Context: an optimization exercise on an open-source flow, tuned for small area. The choices shown serve that exercise and are no tape-out recipe.
In this exercise RTL edits were held to simulation tests only and were not proved equivalent to the original.
Not every run is shown, and edits may drop behaviour that the tests do not exercise.
Power is estimated from default activity; no workload was simulated.

## flow/design.v

```verilog
`timescale 1ns / 1ps
module stopwatch
    #(parameter CLOCK_COUNT = 9)(
    input clk, up, down, load, reset_n,
    output [7:0] AN,
    output [6:0] sseg,
    output DP
    );
    reg [9:0] db;
    wire db_hi = &db[9:1];
    wire pulse = db_hi & ~db[0];
    wire db_sat = db_hi & db[0];
    always @(posedge clk)
        if (!load)
            db <= 10'd23;
        else if (!db_sat)
            db <= db + 1'b1;
    reg run;
    always @(posedge clk, negedge reset_n)
        if (!reset_n)
            run <= 1'b0;
        else if (pulse)
            run <= ~run;
    reg [3:0] T;
    wire t_end = T[3] & T[0];
    always @(posedge clk, negedge reset_n)
        if (!reset_n)
            T <= 4'd0;
        else if (run)
            T <= t_end ? 4'd0 : T + 1'b1;
    wire tick = run & t_end;
    reg [3:0] d0, d1, d2, d4;
    reg [2:0] d3, d5;
    wire e9_0 = d0[3] & d0[0];
    wire e9_1 = d1[3] & d1[0];
    wire e9_2 = d2[3] & d2[0];
    wire e5_3 = d3[2] & d3[0];
    wire e9_4 = d4[3] & d4[0];
    wire e5_5 = d5[2] & d5[0];
    wire c1 = tick & e9_0;
    wire c2 = c1 & e9_1;
    wire c3 = c2 & e9_2;
    wire c4 = c3 & e5_3;
    wire c5 = c4 & e9_4;
    always @(posedge clk, negedge reset_n)
        if (!reset_n) begin
            d0 <= 4'd0; d1 <= 4'd0; d2 <= 4'd0;
            d3 <= 3'd0; d4 <= 4'd0; d5 <= 3'd0;
        end else begin
            if (tick) d0 <= e9_0 ? 4'd0 : d0 + 1'b1;
            if (c1)   d1 <= e9_1 ? 4'd0 : d1 + 1'b1;
            if (c2)   d2 <= e9_2 ? 4'd0 : d2 + 1'b1;
            if (c3)   d3 <= e5_3 ? 3'd0 : d3 + 1'b1;
            if (c4)   d4 <= e9_4 ? 4'd0 : d4 + 1'b1;
            if (c5)   d5 <= e5_5 ? 3'd0 : d5 + 1'b1;
        end
    reg [2:0] R;
    reg [2:0] X;
    wire r_end = R[2] & R[1];
    always @(posedge clk, negedge reset_n)
        if (!reset_n) begin
            R <= 3'd0;
            X <= 3'd0;
        end else begin
            R <= r_end ? 3'd0 : R + 1'b1;
            if (r_end) X <= X + 1'b1;
        end
    reg S_en, S_dp;
    reg [3:0] S_val;
    always @(posedge clk) begin
        case (X)
            3'd0: {S_en, S_val, S_dp} <= {1'b1, d0, 1'b1};
            3'd1: {S_en, S_val, S_dp} <= {1'b1, d1, 1'b1};
            3'd2: {S_en, S_val, S_dp} <= {1'b1, d2, 1'b0};
            3'd3: {S_en, S_val, S_dp} <= {1'b1, 1'b0, d3, 1'b1};
            3'd4: {S_en, S_val, S_dp} <= {1'b1, d4, 1'b0};
            3'd5: {S_en, S_val, S_dp} <= {1'b1, 1'b0, d5, 1'b1};
            default: {S_en, S_val, S_dp} <= 6'b0;
        endcase
    end
    assign AN = S_en ? ~(8'b1 << X) : 8'hFF;
    assign DP = S_dp;
    reg [6:0] seg;
    always @(*)
        case (S_val)  
            4'h0: seg = 7'b1000000;
            4'h1: seg = 7'b1111001;
            4'h2: seg = 7'b0100100;
            4'h3: seg = 7'b0110000;
            4'h4: seg = 7'b0011001;
            4'h5: seg = 7'b0010010;
            4'h6: seg = 7'b0000010;
            4'h7: seg = 7'b1111000;
            4'h8: seg = 7'b0000000;
            4'h9: seg = 7'b0010000;
            4'hA: seg = 7'b0001000;
            4'hB: seg = 7'b0000011;
            4'hC: seg = 7'b1000110;
            4'hD: seg = 7'b0100001;
            4'hE: seg = 7'b0000110;
            default: seg = 7'b0001110;
        endcase
    assign sseg = seg;
endmodule
```

## flow/run.sh

```bash
#!/bin/bash
# synth_recipe.tcl (not shown) runs the flow's synth.tcl, then flattens the netlist and writes it again
# the make line also repeats each setting of config.mk as NAME=value (left out here)
make -C /OpenROAD-flow-scripts/flow DESIGN_CONFIG=/design/flow/config.mk WORK_HOME=/design/flow/orfs CLKGATE_MAP_FILE= SYNTH_SCRIPT=/design/flow/synth_recipe.tcl finish
```

## flow/config.mk

```make
export PLATFORM = sky130hd
export DESIGN_NAME = stopwatch
export DESIGN_NICKNAME = stopwatch
export VERILOG_FILES = /design/flow/design.v
export SDC_FILE = /design/flow/constraint.sdc
export NUM_CORES = 4
export LEC_CHECK = 0
export CAP_MARGIN = 20
export CORE_MARGIN = 2
export CORE_UTILIZATION = 40
export SLEW_MARGIN = 20
```

## flow/constraint.sdc

```tcl
create_clock -name core_clock -period 10.0 [get_ports {clk}]
set_input_delay 2.0000 -clock core_clock [delete_from_list [all_inputs] [get_ports {clk}]]
set_output_delay 2.0000 -clock core_clock [all_outputs]
set_load 0.01 [all_outputs]
```

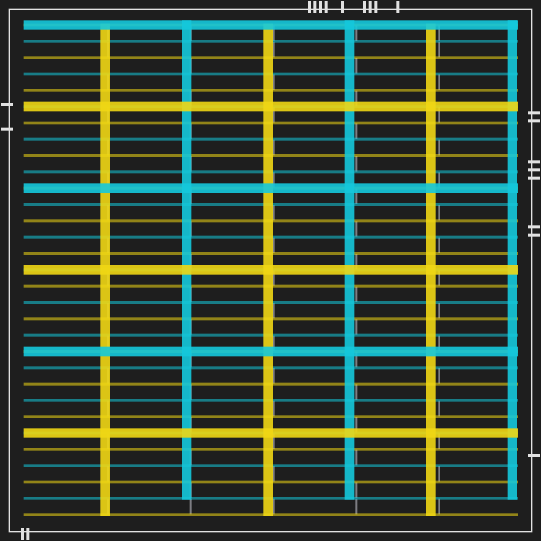
**Above:** run 1 (floorplan with the power grid).
Scale: 6 px per um. Pins as bars on the die edge. Tap cells in grey.
Key: cyan = VDD; yellow = VSS
6 straps on met5. The core has 30 rows. 31 met1 rails follow the rows.

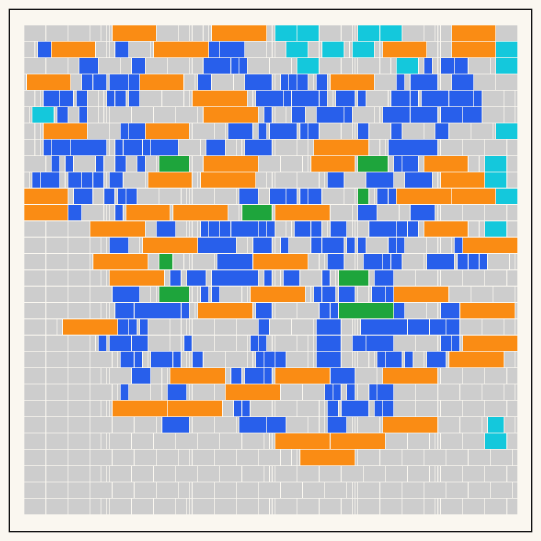
**Above:** run 1 (cells coloured by class).
Scale: 6 px per um. Fill, decap, tap and diode cells in grey.
Key: blue = combinational and other logic [cells 214]; cyan = other buffers and delay cells [cells 19]; orange = flops [cells 52]; green = clock drivers and dummy loads [cells 8]
sequential cell area share: 39.1%
core area: 6720 sq um
row count: 30
Design Area, Final: 3090 sq um

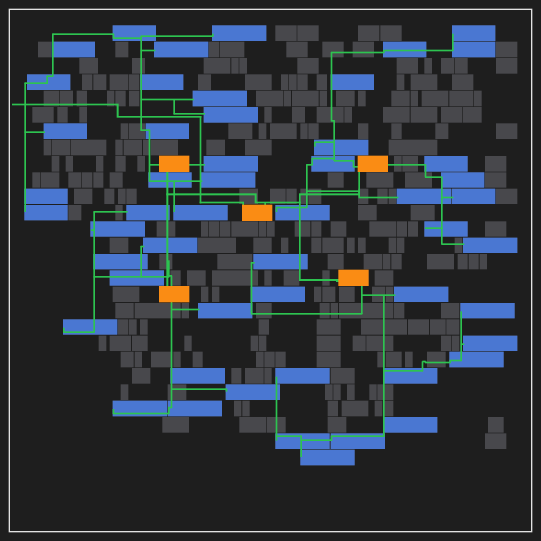
**Above:** run 1 (routed clock nets over the placement).
Scale: 6 px per um.
Key: green = clock wires [length 616 um]; orange = clock drivers [count 5]; blue = flip-flops [count 52]
Position of the flops: all over the die.

==> reports/qor.yml, run 1 <==
placement:
  io_buffers: 18
critical_path:
  worst-setup-path-type: "reg2out"
  rr_worst_depth: 7
  endpoint: "AN[3]"
  end_kind: "output pin"
  critPathLaunch: "X[2]$_DFFE_PN0P_"
route:
  drc: 0
  drtAntennaViolNets: 0
  drt-total-wl_mm: 4.72
  via_count: 1943
  routedWlPerCell_um: 12.7
  drtIter0Drc: 51
final_layout:
  seq_cells: 52
  final_common_cell: "nand2_1"
  largest_register_ffs: 10
  fin_nets: 318
floorplan:
  die_h_um: 86.8
  ioPinCount: 21
global_route:
  gr-max-usage-layer: "met2"
  grt_pass1_wl_mm: 8.38
  grt_use_met2_pct: 23.2
  grt_usage_pct: 13.8
  overflow: 0
synth:
  synth_top_family_by_area: "simple AND/OR/NAND/NOR gates"
  netlist_area_sq_um: 2740
  synthArstFlopShare_pct: 63.5
  synth_compound_area_share_pct: 11.4
  synth_nets: 302
  synthSimpleGateAreaFrac_pct: 20.3
  ys_ff_latch: 52
  synth.distinct_cells: 52
  ys_warn_count: 1
min_path:
  whs_path_depth: 1
clocking:
  clk_latency_ns: 0.31
  cts_hold_buf: 0
  postCtsSetupRepairBufs: 0
  cts_resized: 0
  cts_buffers: 5
pwr:
  p_comb_share_pct: 4.5
  powerDensity_nw_per_um2: 119
  p_seq_mw: 0.217
  irDropWorstVdd_mv: 0.0762
timing:
  rsz0062_at_grt: "false"
  skew_ns: 0.00653
  setup_tns_ns: 0
status:
  outcome: "timing/DRC/antenna clean"
==> run 1 -> run 2 <==
==> flow/design.v (replaced) <==
`timescale 1ns / 1ps
module stopwatch
    #(parameter CLOCK_COUNT = 9)(
    input clk, up, down, load, reset_n,
    output [7:0] AN,
    output [6:0] sseg,
    output DP
    );
    localparam [9:0] DB_START = 10'b1111100110;
    localparam [9:0] DB_PULSE = 10'b1111111110;
    reg [9:0] db;
    wire pulse = (db == DB_PULSE);
    wire db_fb = ~(db[9] ^ db[6]);
    always @(posedge clk)
        if (!load)
            db <= DB_START;
        else
            db <= {db[8:0], db_fb} | {10{pulse}};
    reg run;
    always @(posedge clk, negedge reset_n)
        if (!reset_n)
            run <= 1'b0;
        else if (pulse)
            run <= ~run;
    reg [3:0] T;
    wire t_end = T[3] & T[0];
    always @(posedge clk, negedge reset_n)
        if (!reset_n)
            T <= 4'd0;
        else
            T <= T ^ {run & (T[0] & T[1] & T[2] | t_end),
                      run & T[0] & T[1],
                      run & T[0] & ~T[3],
                      run};
    wire tick = run & t_end;
    reg [3:0] d0, d1, d2, d4;
    reg [2:0] d3, d5;
    wire e9_0 = d0[3] & d0[0];
    wire e9_1 = d1[3] & d1[0];
    wire e9_2 = d2[3] & d2[0];
    wire e5_3 = d3[2] & d3[0];
    wire e9_4 = d4[3] & d4[0];
    wire c1 = tick & e9_0;
    wire c2 = c1 & e9_1;
    wire c3 = c2 & e9_2;
    wire c4 = c3 & e5_3;
    wire c5 = c4 & e9_4;
    function [3:0] inc10(input [3:0] q, input e);
        inc10 = q ^ {e & (q[0] & q[1] & q[2] | q[3] & q[0]),
                     e & q[0] & q[1],
                     e & q[0] & ~q[3],
                     e};
    endfunction
    function [2:0] inc6(input [2:0] q, input e);
        inc6 = q ^ {e & q[0] & (q[1] | q[2]),
                    e & q[0] & ~q[2],
                    e};
    endfunction
    always @(posedge clk, negedge reset_n)
        if (!reset_n) begin
            d0 <= 4'd0; d1 <= 4'd0; d2 <= 4'd0;
            d3 <= 3'd0; d4 <= 4'd0; d5 <= 3'd0;
        end else begin
            d0 <= inc10(d0, tick);
            d1 <= inc10(d1, c1);
            d2 <= inc10(d2, c2);
            d3 <= inc6(d3, c3);
            d4 <= inc10(d4, c4);
            d5 <= inc6(d5, c5);
        end
    reg [2:0] R;
    reg [2:0] X;
    wire r_end = R[2] & ~R[1] & ~R[0];
    always @(posedge clk, negedge reset_n)
        if (!reset_n) begin
            R <= 3'd0;
            X <= 3'd0;
        end else begin
            R <= {R[1:0], ~(R[2] ^ R[1])};
            X <= X ^ {r_end & X[0] & X[1], r_end & X[0], r_end};
        end
    reg S_en, S_dp;
    reg [3:0] S_val;
    always @(posedge clk) begin
        S_en  <= ~(X[2] & X[1]);
        S_dp  <= ~(X == 3'd2 || X == 3'd4 || X[2] & X[1]);
        S_val <= ({4{X == 3'd0}} & d0) | ({4{X == 3'd1}} & d1) |
                 ({4{X == 3'd2}} & d2) | ({4{X == 3'd3}} & {1'b0, d3}) |
                 ({4{X == 3'd4}} & d4) | ({4{X == 3'd5}} & {1'b0, d5});
    end
    assign AN = ~({8{S_en}} & (8'b1 << X));
    assign DP = S_dp;
    wire [3:0] v = S_val;
    wire seg_a = ~v[3] & ~v[2] & ~v[1] & v[0] | v[2] & ~v[1] & ~v[0];
    wire seg_b = v[2] & (v[1] ^ v[0]);
    wire seg_c = ~v[2] & v[1] & ~v[0];
    wire seg_d = seg_a | v[2] & v[1] & v[0];
    wire seg_e = v[0] | v[2] & ~v[1];
    wire seg_f = v[1] & v[0] | ~v[2] & v[1] | ~v[3] & ~v[2] & v[0];
    wire seg_g = ~v[3] & ~v[2] & ~v[1] | v[2] & v[1] & v[0];
    assign sseg = {seg_g, seg_f, seg_e, seg_d, seg_c, seg_b, seg_a};
endmodule
==> reports/qor.yml, run 2 <==
synth:
  synth_top_family_by_area: "simple AND/OR/NAND/NOR gates"  # unchanged
  synth_compound_area_share_pct: 6.21  # was 11.4%
  ys_top_cells_by_area: "dfrtp_1 (37%), dfxtp_1 (14%), ha_1 (6.2%), xnor2_1 (5.5%), nand2_1 (3.5%)"  # was dfrtp_1 (30%), dfxtp_1 (14%), ha_1 (9.6%), nand2_1 (6.4%), xor2_1 (3.8%)
  synth_nets: 220  # was 302
  synth-main-ff-cell: "dfrtp_1"  # unchanged
  netlist_area_sq_um: 2240  # was 2740 sq um
  synthSimpleGateAreaFrac_pct: 19.1  # was 20.3%
  synthMuxAreaShare_pct: 5.15  # about the same
  synth_xor_area_share_pct: 6.27  # was 5.75%
  yosysMostFrequentCell: "dfrtp_1"  # was nand2_1
  syn_inst: 204  # was 276
  ys_ff_latch: 49  # was 52
  synth_edf_count: 0  # unchanged
  synth.distinct_cells: 41  # was 52
  synthArstFlopShare_pct: 67.3  # was 63.5%
  ys_warn_count: 1  # unchanged
  synth.largest_area_cell: "dfrtp_1"  # unchanged
critical_path:
  crit_slowest_cell: "dfrtp_1"  # unchanged
  cpPeakStageDelay_ns: 0.72  # was 0.70 ns
  rr_worst_depth: 6  # was 7
  endpoint: "AN[5]"  # was AN[3]
  cp_top_family: "flip-flops"  # unchanged
  cp-start-kind: "flip-flop"  # unchanged
  worst-setup-path-type: "reg2out"  # unchanged
  path_depth: 3  # was 4
  critPathLaunch: "X[0]$_DFF_PN0_"  # was X[2]$_DFFE_PN0P_
  end_kind: "output pin"  # unchanged
  r2r_setup_slack_ns: 8.32  # was 7.35 ns
timing:
  worst_slew_pin_slew_ns: 0.579  # was 0.597 ns
  rsz0062_at_grt: "false"  # unchanged
  max-slew-margin-rel_pct: 61.4  # was 59.9%
  min_period_over_period_pct: 38.5  # was 40.7%
  setup_tns_ns: 0  # unchanged
  post-route-min-period_ns: 3.85  # was 4.07 ns
  hold_violations: 0  # unchanged
  skew_ns: 0.00637  # was 0.00653 ns
  drv_slew: 0  # unchanged
  fmax_mhz: 260  # was 246 MHz
clocking:
  cts_hold_buf: 0  # unchanged
  cts_root_buf: "clkbuf_8"  # unchanged
  clk_latency_ns: 0.30  # was 0.31 ns
  htreeDepth: 2  # unchanged
  cts_buffers: 5  # unchanged
  postCtsSetupRepairBufs: 0  # unchanged
  tritoncts: "yes"  # unchanged
  cts.path.max_buffers: 2  # unchanged
  cts_resized: 0  # unchanged
placement:
  io_buffers: 18  # unchanged
  dp_hpwl_mm: 2.48  # was 3.48 mm
  dp_cells: 282  # was 365
  dpl_cell_area_sq_um: 2430  # was 2980 sq um
  dp_slack_ns: 6.45  # was 6.26 ns
route:
  drt-total-wl_mm: 3.40  # was 4.72 mm
  drtAntennaViolNets: 0  # unchanged
  detail_route.first_pass.iterations: 4  # unchanged
  via_per_inst: 4.72  # was 5.21
  top_layer: "met4"  # unchanged
  drc: 0  # unchanged
  via_count: 1369  # was 1,943
  met2WireLength_mm: 1.40  # was 2.32 mm
  drtIter0Drc: 49  # was 51
  routed-wl-met3_um: 163  # was 111 um
  wl_met1_mm: 1.79  # was 2.24 mm
final_layout:
  fin_nets: 233  # was 318
  multi_input_area_share_pct: 38.4  # was 46.4%
  areaGrowthSynthToFinish_pct: 12.9  # was 12.5%
  seq_cells: 49  # was 52
  clk_share_pct: 3.57  # was 3.40%
  most-common-layout-cells: "dfrtp_1 (33), nand2_1 (21), clkdlybuf4s50_1 (18)"  # was nand2_1 (47), dfrtp_1 (33), ha_1 (21)
  buffers: 19  # unchanged
  multi_input_area_sq_um: 970  # was 1430 sq um
  top_register: "db"  # unchanged
  final_common_cell: "dfrtp_1"  # was nand2_1
  final_cell_area_sq_um: 2520  # was 3090 sq um
  nonClkBufAreaFrac_pct: 7.43  # was 6.08%
  drive_above_1_share_pct: 7.34  # was 9.90%
  seq_share_pct: 45.4  # was 39.1%
  clockBufferCount: 5  # was 6
  seq_area_sq_um: 1150  # was 1210 sq um
  largest_register_ffs: 10  # unchanged
pwr:
  switchingPower_mw: 0.0954  # was 0.0832 mW
  power-top-group: "registers"  # unchanged
  sw_frac_of_total_pct: 25.6  # was 22.7%
  p_int_mw: 0.277  # was 0.284 mW
  p_seq_share_pct: 62.4  # was 59.0%
  comb-power_mw: 0.0258  # was 0.0166 mW
  p_comb_share_pct: 6.9  # was 4.5%
  clockPowerShare_pct: 30.7  # was 36.5%
  powerDensity_nw_per_um2: 148  # was 119 nW/um^2
  irDropWorstVdd_mv: 0.0762  # about the same
  p_seq_mw: 0.232  # was 0.217 mW
global_route:
  grt_use_met2_pct: 17.9  # was 23.2%
  grt_pass1_vias: 1293  # was 1,847
  grt_max_degree: 34  # unchanged
  overflow: 0  # unchanged
  grt_pass1_wl_mm: 6.16  # was 8.38 mm
  gr-max-usage-layer: "met1"  # was met2
  antenna_found_initial: 0  # unchanged
status:
  outcome: "timing/DRC/antenna clean"  # unchanged
min_path:
  whs_path_depth: 0  # was 1
  min_to: "R[2]$_DFF_PN0_"  # was R[0]$_DFF_PN0_
  min_from: "R[1]$_DFF_PN0_"  # was R[0]$_DFF_PN0_
  hold_class: "reg2reg"  # unchanged
floorplan:
  die_h_um: 78.8  # was 86.8 um
  rows: 27  # was 30
  die_w_um: 78.8  # was 86.8 um
  ioPinCount: 21  # unchanged
  core_region_area_sq_um: 5440  # was 6720 sq um
run:
  maxCapViolations: 0  # unchanged
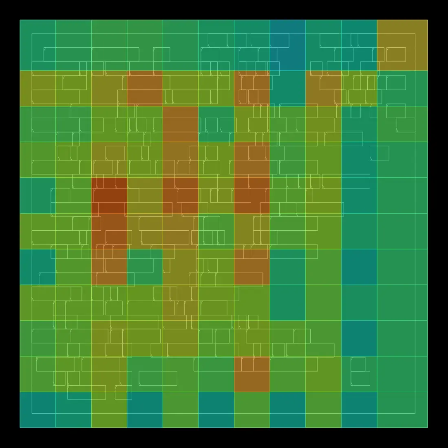
**Above:** run 2 (track usage over the die).
routed len/inst: 11.7 um
M3 GR Usage: 3.18%
GRT Resource Usage Total: 12.8%
post-layout util: 46.4%
routing usage on met1: 19.3%

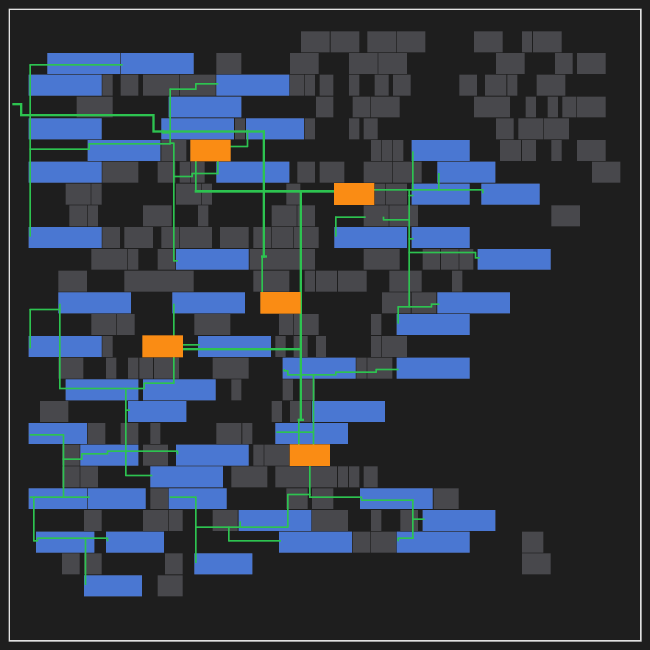
**Above:** run 2 (routed clock nets over the placement).
Scale: 8 px per um.
Key: orange = clock drivers [count 5]; blue = flip-flops [count 49]; green = clock wires [length 508 um]
Position of the flops: all over the die. There are 6 routed clock nets.

## Run 3: files that changed since run 2, shown whole
==> flow/design.v <==
`timescale 1ns / 1ps
module stopwatch
    #(parameter CLOCK_COUNT = 9)(
    input clk, up, down, load, reset_n,
    output [7:0] AN,
    output [6:0] sseg,
    output DP
    );
    localparam [9:0] DB_START = 10'b0111110011;
    localparam [9:0] DB_PULSE = 10'b0111111111;
    localparam [9:0] DB_POL   = 10'b1010101010;
    reg [9:0] db;
    wire [9:0] l = db ^ DB_POL;
    localparam [9:0] DB_MASK  = 10'b1111011111;
    wire pulse = ((l & DB_MASK) == (DB_PULSE & DB_MASK));
    wire db_fb = ~(l[9] ^ l[6]) | pulse;
    always @(posedge clk)
        if (!load)
            db <= DB_START ^ DB_POL;
        else
            db <= {l[8:0], db_fb} ^ DB_POL;
    reg run_q;
    wire run = run_q ^ 1'd0;
    always @(posedge clk, negedge reset_n)
        if (!reset_n)
            run_q <= 1'd0;
        else
            run_q <= (run ^ pulse) ^ 1'd0;
    reg [3:0] T_q;
    wire [3:0] T = T_q ^ 4'd0;
    wire t_end = T[3] & T[0];
    always @(posedge clk, negedge reset_n)
        if (!reset_n)
            T_q <= 4'd0;
        else
            T_q <= 4'd0 ^ T ^ {run & (T[0] & T[1] & T[2] | t_end),
                      run & T[0] & T[1],
                      run & T[0] & ~T[3],
                      run};
    wire tick = run & t_end;
    reg [3:0] d0_q, d1_q, d2_q, d4_q;
    reg [2:0] d3_q, d5_q;
    wire [3:0] d0 = d0_q ^ 4'd0, d1 = d1_q ^ 4'd8, d2 = d2_q ^ 4'd0, d4 = d4_q ^ 4'd0;
    wire [2:0] d3 = d3_q ^ 3'd0, d5 = d5_q ^ 3'd0;
    wire e9_0 = d0[3] & d0[0];
    wire e9_1 = d1[3] & d1[0];
    wire e9_2 = d2[3] & d2[0];
    wire e5_3 = d3[2] & d3[0];
    wire e9_4 = d4[3] & d4[0];
    wire c1 = tick & e9_0;
    wire c2 = c1 & e9_1;
    wire c3 = c2 & e9_2;
    wire c4 = c3 & e5_3;
    wire c5 = c4 & e9_4;
    function [3:0] inc10(input [3:0] q, input e);
        inc10 = q ^ {e & (q[0] & q[1] & q[2] | q[3] & q[0]),
                     e & q[0] & q[1],
                     e & q[0] & ~q[3],
                     e};
    endfunction
    function [2:0] inc6(input [2:0] q, input e);
        inc6 = q ^ {e & q[0] & (q[1] | q[2]),
                    e & q[0] & ~q[2],
                    e};
    endfunction
    always @(posedge clk, negedge reset_n)
        if (!reset_n) begin
            d0_q <= 4'd0; d1_q <= 4'd8; d2_q <= 4'd0;
            d3_q <= 3'd0; d4_q <= 4'd0; d5_q <= 3'd0;
        end else begin
            d0_q <= inc10(d0, tick) ^ 4'd0;
            d1_q <= inc10(d1, c1) ^ 4'd8;
            d2_q <= inc10(d2, c2) ^ 4'd0;
            d3_q <= inc6(d3, c3) ^ 3'd0;
            d4_q <= inc10(d4, c4) ^ 4'd0;
            d5_q <= inc6(d5, c5) ^ 3'd0;
        end
    reg [2:0] R_q;
    reg [2:0] X_q;
    wire [2:0] R = R_q ^ 3'd0, X = X_q ^ 3'd0;
    wire r_end = R[2] & ~R[1] & ~R[0];
    always @(posedge clk, negedge reset_n)
        if (!reset_n) begin
            R_q <= 3'd0;
            X_q <= 3'd0;
        end else begin
            R_q <= {R[1:0], ~(R[2] ^ R[1])} ^ 3'd0;
            X_q <= 3'd0 ^ X ^ {r_end & X[0] & X[1], r_end & X[0], r_end};
        end
    reg S_en_q, S_dp_q;
    reg [3:0] S_val_q;
    wire S_en = S_en_q ^ 1'd0, S_dp = S_dp_q ^ 1'd0;
    wire [3:0] S_val = S_val_q ^ 4'd1;
    always @(posedge clk) begin
        S_en_q  <= ~(X[2] & X[1]) ^ 1'd0;
        S_dp_q  <= ~(X == 3'd2 || X == 3'd4 || X[2] & X[1]) ^ 1'd0;
        S_val_q <= 4'd1 ^ (({4{X == 3'd0}} & d0) | ({4{X == 3'd1}} & d1) |
                 ({4{X == 3'd2}} & d2) | ({4{X == 3'd3}} & {1'b0, d3}) |
                 ({4{X == 3'd4}} & d4) | ({4{X == 3'd5}} & {1'b0, d5}));
    end
    assign AN[0] = ~(S_en & (X == 3'd0));
    assign AN[1] = ~(X == 3'd1);
    assign AN[2] = ~(X == 3'd2);
    assign AN[3] = ~(X == 3'd3);
    assign AN[4] = ~(X == 3'd4);
    assign AN[5] = ~(X == 3'd5);
    assign AN[6] = ~(S_en & (X == 3'd6));
    assign AN[7] = 1'b1;
    assign DP = S_dp;
    wire [3:0] v = S_val;
    wire seg_a = (~v[3] & ~v[2] & ~v[1] & v[0]) |
        (~v[3] & v[2] & ~v[1] & ~v[0]) |
        (v[3] & v[2] & ~v[1] & ~v[0]);
    wire seg_b = (~v[3] & v[2] & ~v[1] & v[0]) |
        (~v[3] & v[2] & v[1] & ~v[0]) |
        (v[3] & v[2] & ~v[1] & v[0]) |
        (v[3] & v[2] & v[1] & ~v[0]);
    wire seg_c = (~v[3] & ~v[2] & v[1] & ~v[0]) |
        (v[3] & ~v[2] & v[1] & ~v[0]) |
        (v[3] & ~v[2] & v[1] & v[0]);
    wire seg_d = (~v[3] & ~v[2] & ~v[1] & v[0]) |
        (~v[3] & v[2] & ~v[1] & ~v[0]) |
        (~v[3] & v[2] & v[1] & v[0]) |
        (v[3] & v[2] & ~v[1] & ~v[0]) |
        (v[3] & v[2] & v[1] & v[0]);
    wire seg_e = (~v[3] & ~v[2] & ~v[1] & v[0]) |
        (~v[3] & ~v[2] & v[1] & v[0]) |
        (~v[3] & v[2] & ~v[1] & ~v[0]) |
        (~v[3] & v[2] & ~v[1] & v[0]) |
        (~v[3] & v[2] & v[1] & v[0]) |
        (v[3] & ~v[2] & ~v[1] & v[0]) |
        (v[3] & ~v[2] & v[1] & v[0]) |
        (v[3] & v[2] & ~v[1] & ~v[0]) |
        (v[3] & v[2] & ~v[1] & v[0]) |
        (v[3] & v[2] & v[1] & v[0]);
    wire seg_f = (~v[3] & ~v[2] & ~v[1] & v[0]) |
        (~v[3] & ~v[2] & v[1] & ~v[0]) |
        (~v[3] & ~v[2] & v[1] & v[0]) |
        (~v[3] & v[2] & v[1] & v[0]) |
        (v[3] & ~v[2] & v[1] & ~v[0]) |
        (v[3] & ~v[2] & v[1] & v[0]) |
        (v[3] & v[2] & v[1] & ~v[0]) |
        (v[3] & v[2] & v[1] & v[0]);
    wire seg_g = (~v[3] & ~v[2] & ~v[1] & ~v[0]) |
        (~v[3] & ~v[2] & ~v[1] & v[0]) |
        (~v[3] & v[2] & v[1] & v[0]) |
        (v[3] & v[2] & v[1] & v[0]);
    assign sseg = {seg_g, seg_f, seg_e, seg_d, seg_c, seg_b, seg_a};
endmodule
==> reports/qor.yml, run 3 <==
timing:
  max-slew-margin-rel_pct: 57.9  # was 61.4%
  post-route-min-period_ns: 3.83  # was 3.85 ns
  min_period_over_period_pct: 38.3  # was 38.5%
  hold_violations: 0  # unchanged
  worst_slew_pin_slew_ns: 0.632  # was 0.579 ns
  skew_ns: 0.00415  # was 0.00637 ns
  setup_tns_ns: 0  # unchanged
  fmax_mhz: 261  # was 260 MHz
  rsz0062_at_grt: "false"  # unchanged
  drv_slew: 0  # unchanged
clocking:
  htreeDepth: 2  # unchanged
  cts.path.max_buffers: 2  # unchanged
  tritoncts: "yes"  # unchanged
  cts_resized: 0  # unchanged
  cts_buffers: 5  # unchanged
  cts_hold_buf: 0  # unchanged
  postCtsSetupRepairBufs: 0  # unchanged
  clk_latency_ns: 0.30  # about the same
pwr:
  clockPowerShare_pct: 37.3  # was 30.7%
  comb-power_mw: 0.0275  # was 0.0258 mW
  power-top-group: "registers"  # unchanged
  sw_frac_of_total_pct: 22.8  # was 25.6%
  p_seq_share_pct: 56.0  # was 62.4%
  switchingPower_mw: 0.0939  # was 0.0954 mW
  report.power.total_mw: 0.412  # was 0.372 mW
  powerDensity_nw_per_um2: 167  # was 148 nW/um^2
  p_seq_mw: 0.231  # was 0.232 mW
  irDropWorstVdd_mv: 0.109  # was 0.0762 mV
route:
  via_per_inst: 4.74  # was 4.72
  routedWlPerCell_um: 12.0  # was 11.7 um
  via_count: 1342  # was 1,369
  met2WireLength_mm: 1.48  # was 1.40 mm
  wl_met1_mm: 1.77  # was 1.79 mm
  drc: 0  # unchanged
  drtAntennaViolNets: 0  # unchanged
  top_layer: "met4"  # unchanged
  drt-total-wl_mm: 3.41  # was 3.40 mm
  routed-wl-met3_um: 126  # was 163 um
  drtIter0Drc: 74  # was 49
  detail_route.first_pass.iterations: 4  # unchanged
synth:
  yosysMostFrequentCell: "dfrtp_1"  # unchanged
  ys_ff_latch: 49  # unchanged
  synth.distinct_cells: 40  # was 41
  netlist_area_sq_um: 2170  # was 2240 sq um
  synth.largest_area_cell: "dfrtp_1"  # unchanged
  synth_top_family_by_area: "simple AND/OR/NAND/NOR gates"  # unchanged
  ys_warn_count: 1  # unchanged
  synth_edf_count: 0  # unchanged
  synth_compound_area_share_pct: 6.22  # was 6.21%
  synth_xor_area_share_pct: 6.04  # was 6.27%
  synth-main-ff-cell: "dfrtp_1"  # unchanged
  synthSimpleGateAreaFrac_pct: 18.0  # was 19.1%
  synth_nets: 217  # was 220
critical_path:
  endpoint: "AN[4]"  # was AN[5]
  cp_top_family: "flip-flops"  # unchanged
  cp-start-kind: "flip-flop"  # unchanged
  crit_slowest_cell: "dfrtp_1"  # unchanged
  critPathLaunch: "X_q[0]$_DFF_PN0_"  # was X[0]$_DFF_PN0_
  end_kind: "output pin"  # unchanged
  cpPeakStageDelay_ns: 0.75  # was 0.72 ns
  worst-setup-path-type: "reg2out"  # unchanged
  path_depth: 2  # was 3
floorplan:
  ioPinCount: 21  # unchanged
  start_util_pct: 42.0  # was 41.1%
  die_h_um: 77.7  # was 78.8 um
  core_region_area_sq_um: 5170  # was 5440 sq um
  rows: 26  # was 27
global_route:
  grt_pass1_wl_mm: 6.13  # was 6.16 mm
  antenna_found_initial: 0  # unchanged
  overflow: 0  # unchanged
  use_met3_pct: 3.95  # was 3.18%
  grt_usage_pct: 12.8  # about the same
placement:
  io_buffers: 17  # was 18
  dp_cells: 275  # was 282
  dp_slack_ns: 6.46  # was 6.45 ns
  dpl_cell_area_sq_um: 2340  # was 2430 sq um
final_layout:
  top_register: "db"  # unchanged
  multi_input_area_sq_um: 908  # was 970 sq um
  seq_share_pct: 46.4  # was 45.4%
  buffers: 18  # was 19
  fin_util_pct: 47.8  # was 46.4%
  drive_above_1_share_pct: 8.45  # was 7.34%
  clockBufferCount: 6  # was 5
  fin_nets: 227  # was 233
  areaGrowthSynthToFinish_pct: 13.8  # was 12.9%
  multi_input_area_share_pct: 36.7  # was 38.4%
  final_common_cell: "dfrtp_1"  # unchanged
  seq_area_sq_um: 1150  # about the same
  largest_register_ffs: 10  # unchanged
  clk_share_pct: 5.21  # was 3.57%
  seq_cells: 49  # unchanged
  final_cell_area_sq_um: 2470  # was 2520 sq um
min_path:
  whs_path_depth: 1  # was 0
  min_to: "db[6]$_SDFF_PN1_"  # was R[2]$_DFF_PN0_
  hold_class: "reg2reg"  # unchanged
  min_from: "db[5]$_SDFF_PN0_"  # was R[1]$_DFF_PN0_
run:
  maxCapViolations: 0  # unchanged
status:
  outcome: "timing/DRC/antenna clean"  # unchanged
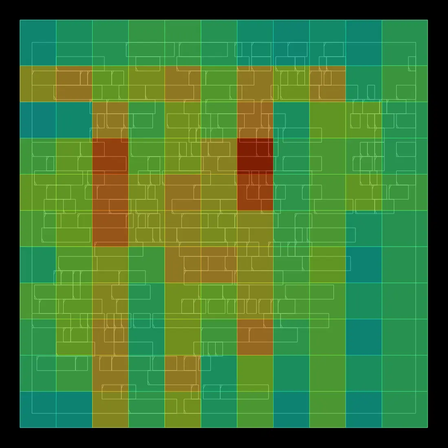
**Above:** run 3 (track usage over the die).
GR peak layer: met2
routing usage on met1: 17.6%
M2 GR Usage: 18.6%

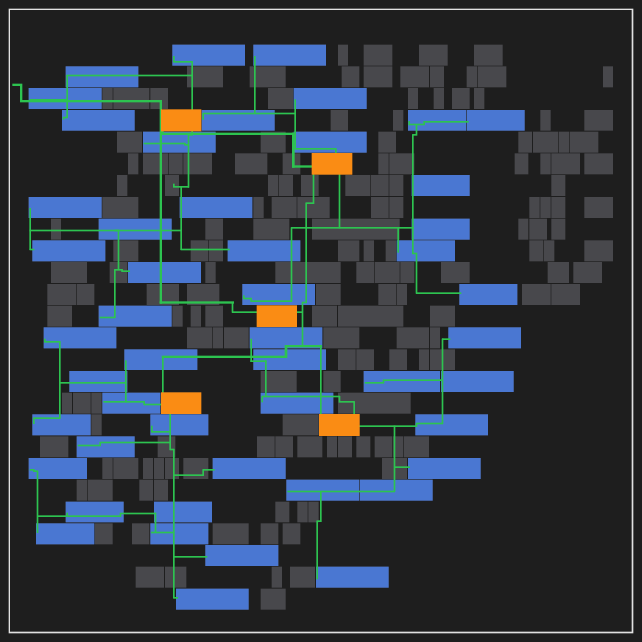
**Above:** run 3 (routed clock nets over the placement).
Scale: 8 px per um.
Key: blue = flip-flops [count 49]; orange = clock drivers [count 5]; green = clock wires [length 574 um]
There are 6 routed clock nets. Position of the flops: all over the die.


==> notes/layouts.md <==
Pictures saved along the way, in no particular order.

Routed metal, one colour a layer.
Scale: 8 px per um.
image #1
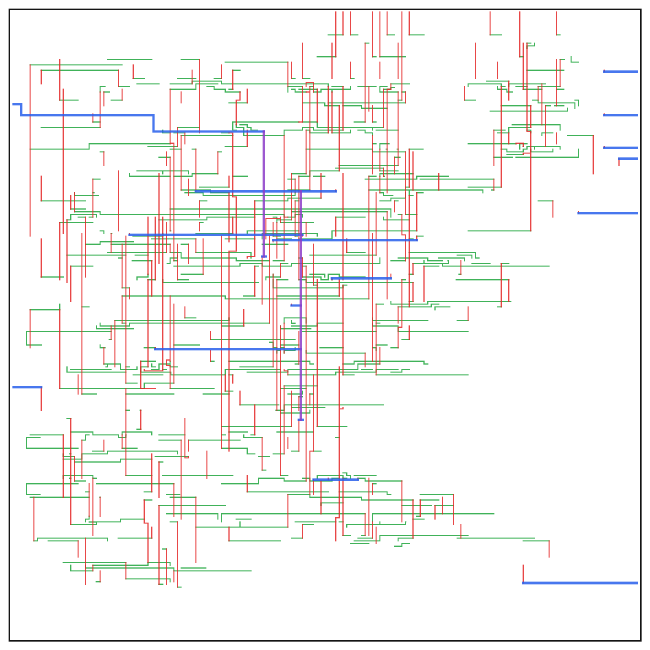
image #2
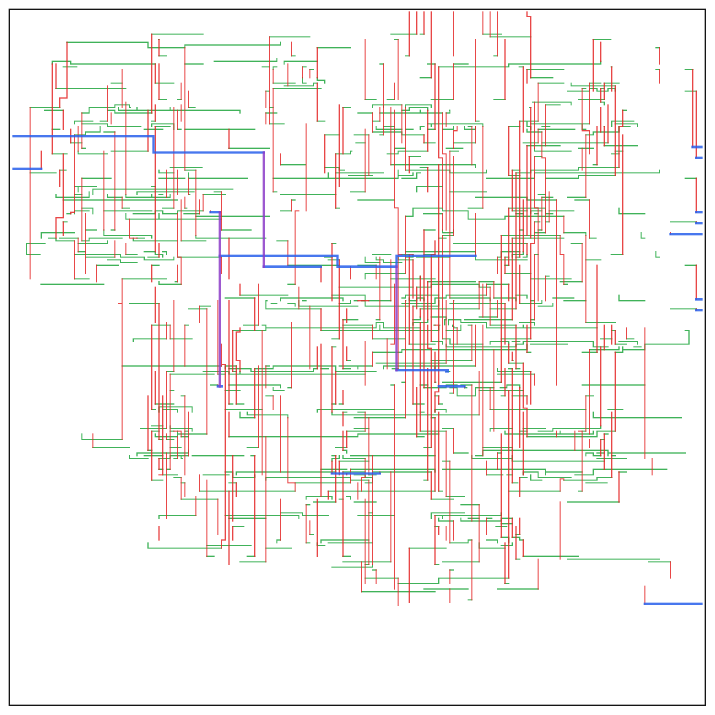
image #3
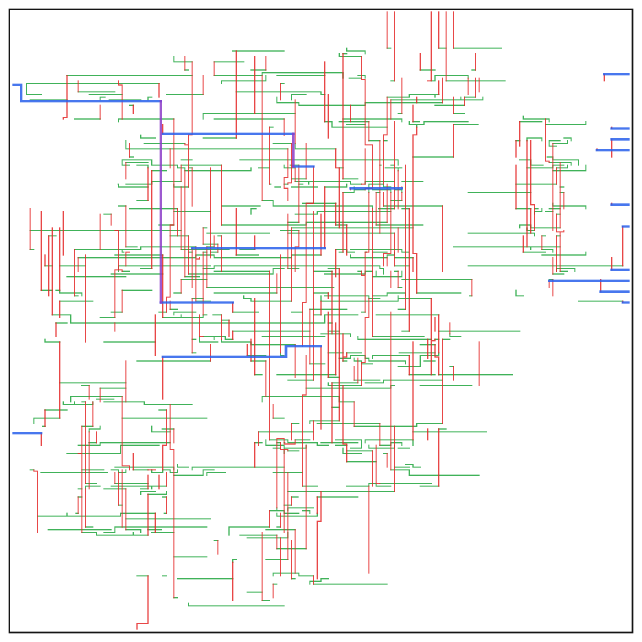
- image #2 = run 1
- image #1 = run 2
- image #3 = run 3
The one with the most wire is image #2.
The one with the largest die is image #2.

Key to image #1:
Key: purple = metal 4 [wire length 44.2 um]; red = metal 2 [wire length 1,400 um]; blue = metal 3 [wire length 164 um]; green = metal 1 [wire length 1,790 um]

## afterwards: timing with drivers on the ports
The flow's constraints put no driver on any port. The routed layouts listed below were extracted and timed again, unchanged, in two steps. Step 1 (the two cells are an assumption about what drives the block):
set clk [get_ports {clk}]
set_driving_cell -lib_cell sky130_fd_sc_hd__clkbuf_16 $clk
set_driving_cell -lib_cell sky130_fd_sc_hd__buf_2 [delete_from_list [all_inputs] $clk]
Step 2 moves the port delays by t, midway between the first and last clock arrival at a register: inputs arrive t later, outputs are due t later. That takes back most of the time a late clock gives input paths. Three values: ideal, step 1, step 2; two values: the first two.
| run | t, ns | setup slack, ns | worst setup path at the end | latest minus earliest clock arrival (ns) |
|---|---|---|---|---|
| run 1 | 0.329 | 5.934 / 5.908 / 6.237 | register to output | 0.006 / 0.006 |
| run 2 | 0.321 | 6.155 / 6.129 / 6.450 | register to output | 0.007 / 0.008 |
| run 3 | 0.322 | 6.173 / 6.146 / 6.467 | register to output | 0.005 / 0.005 |
After both steps every run listed still meets setup and hold.
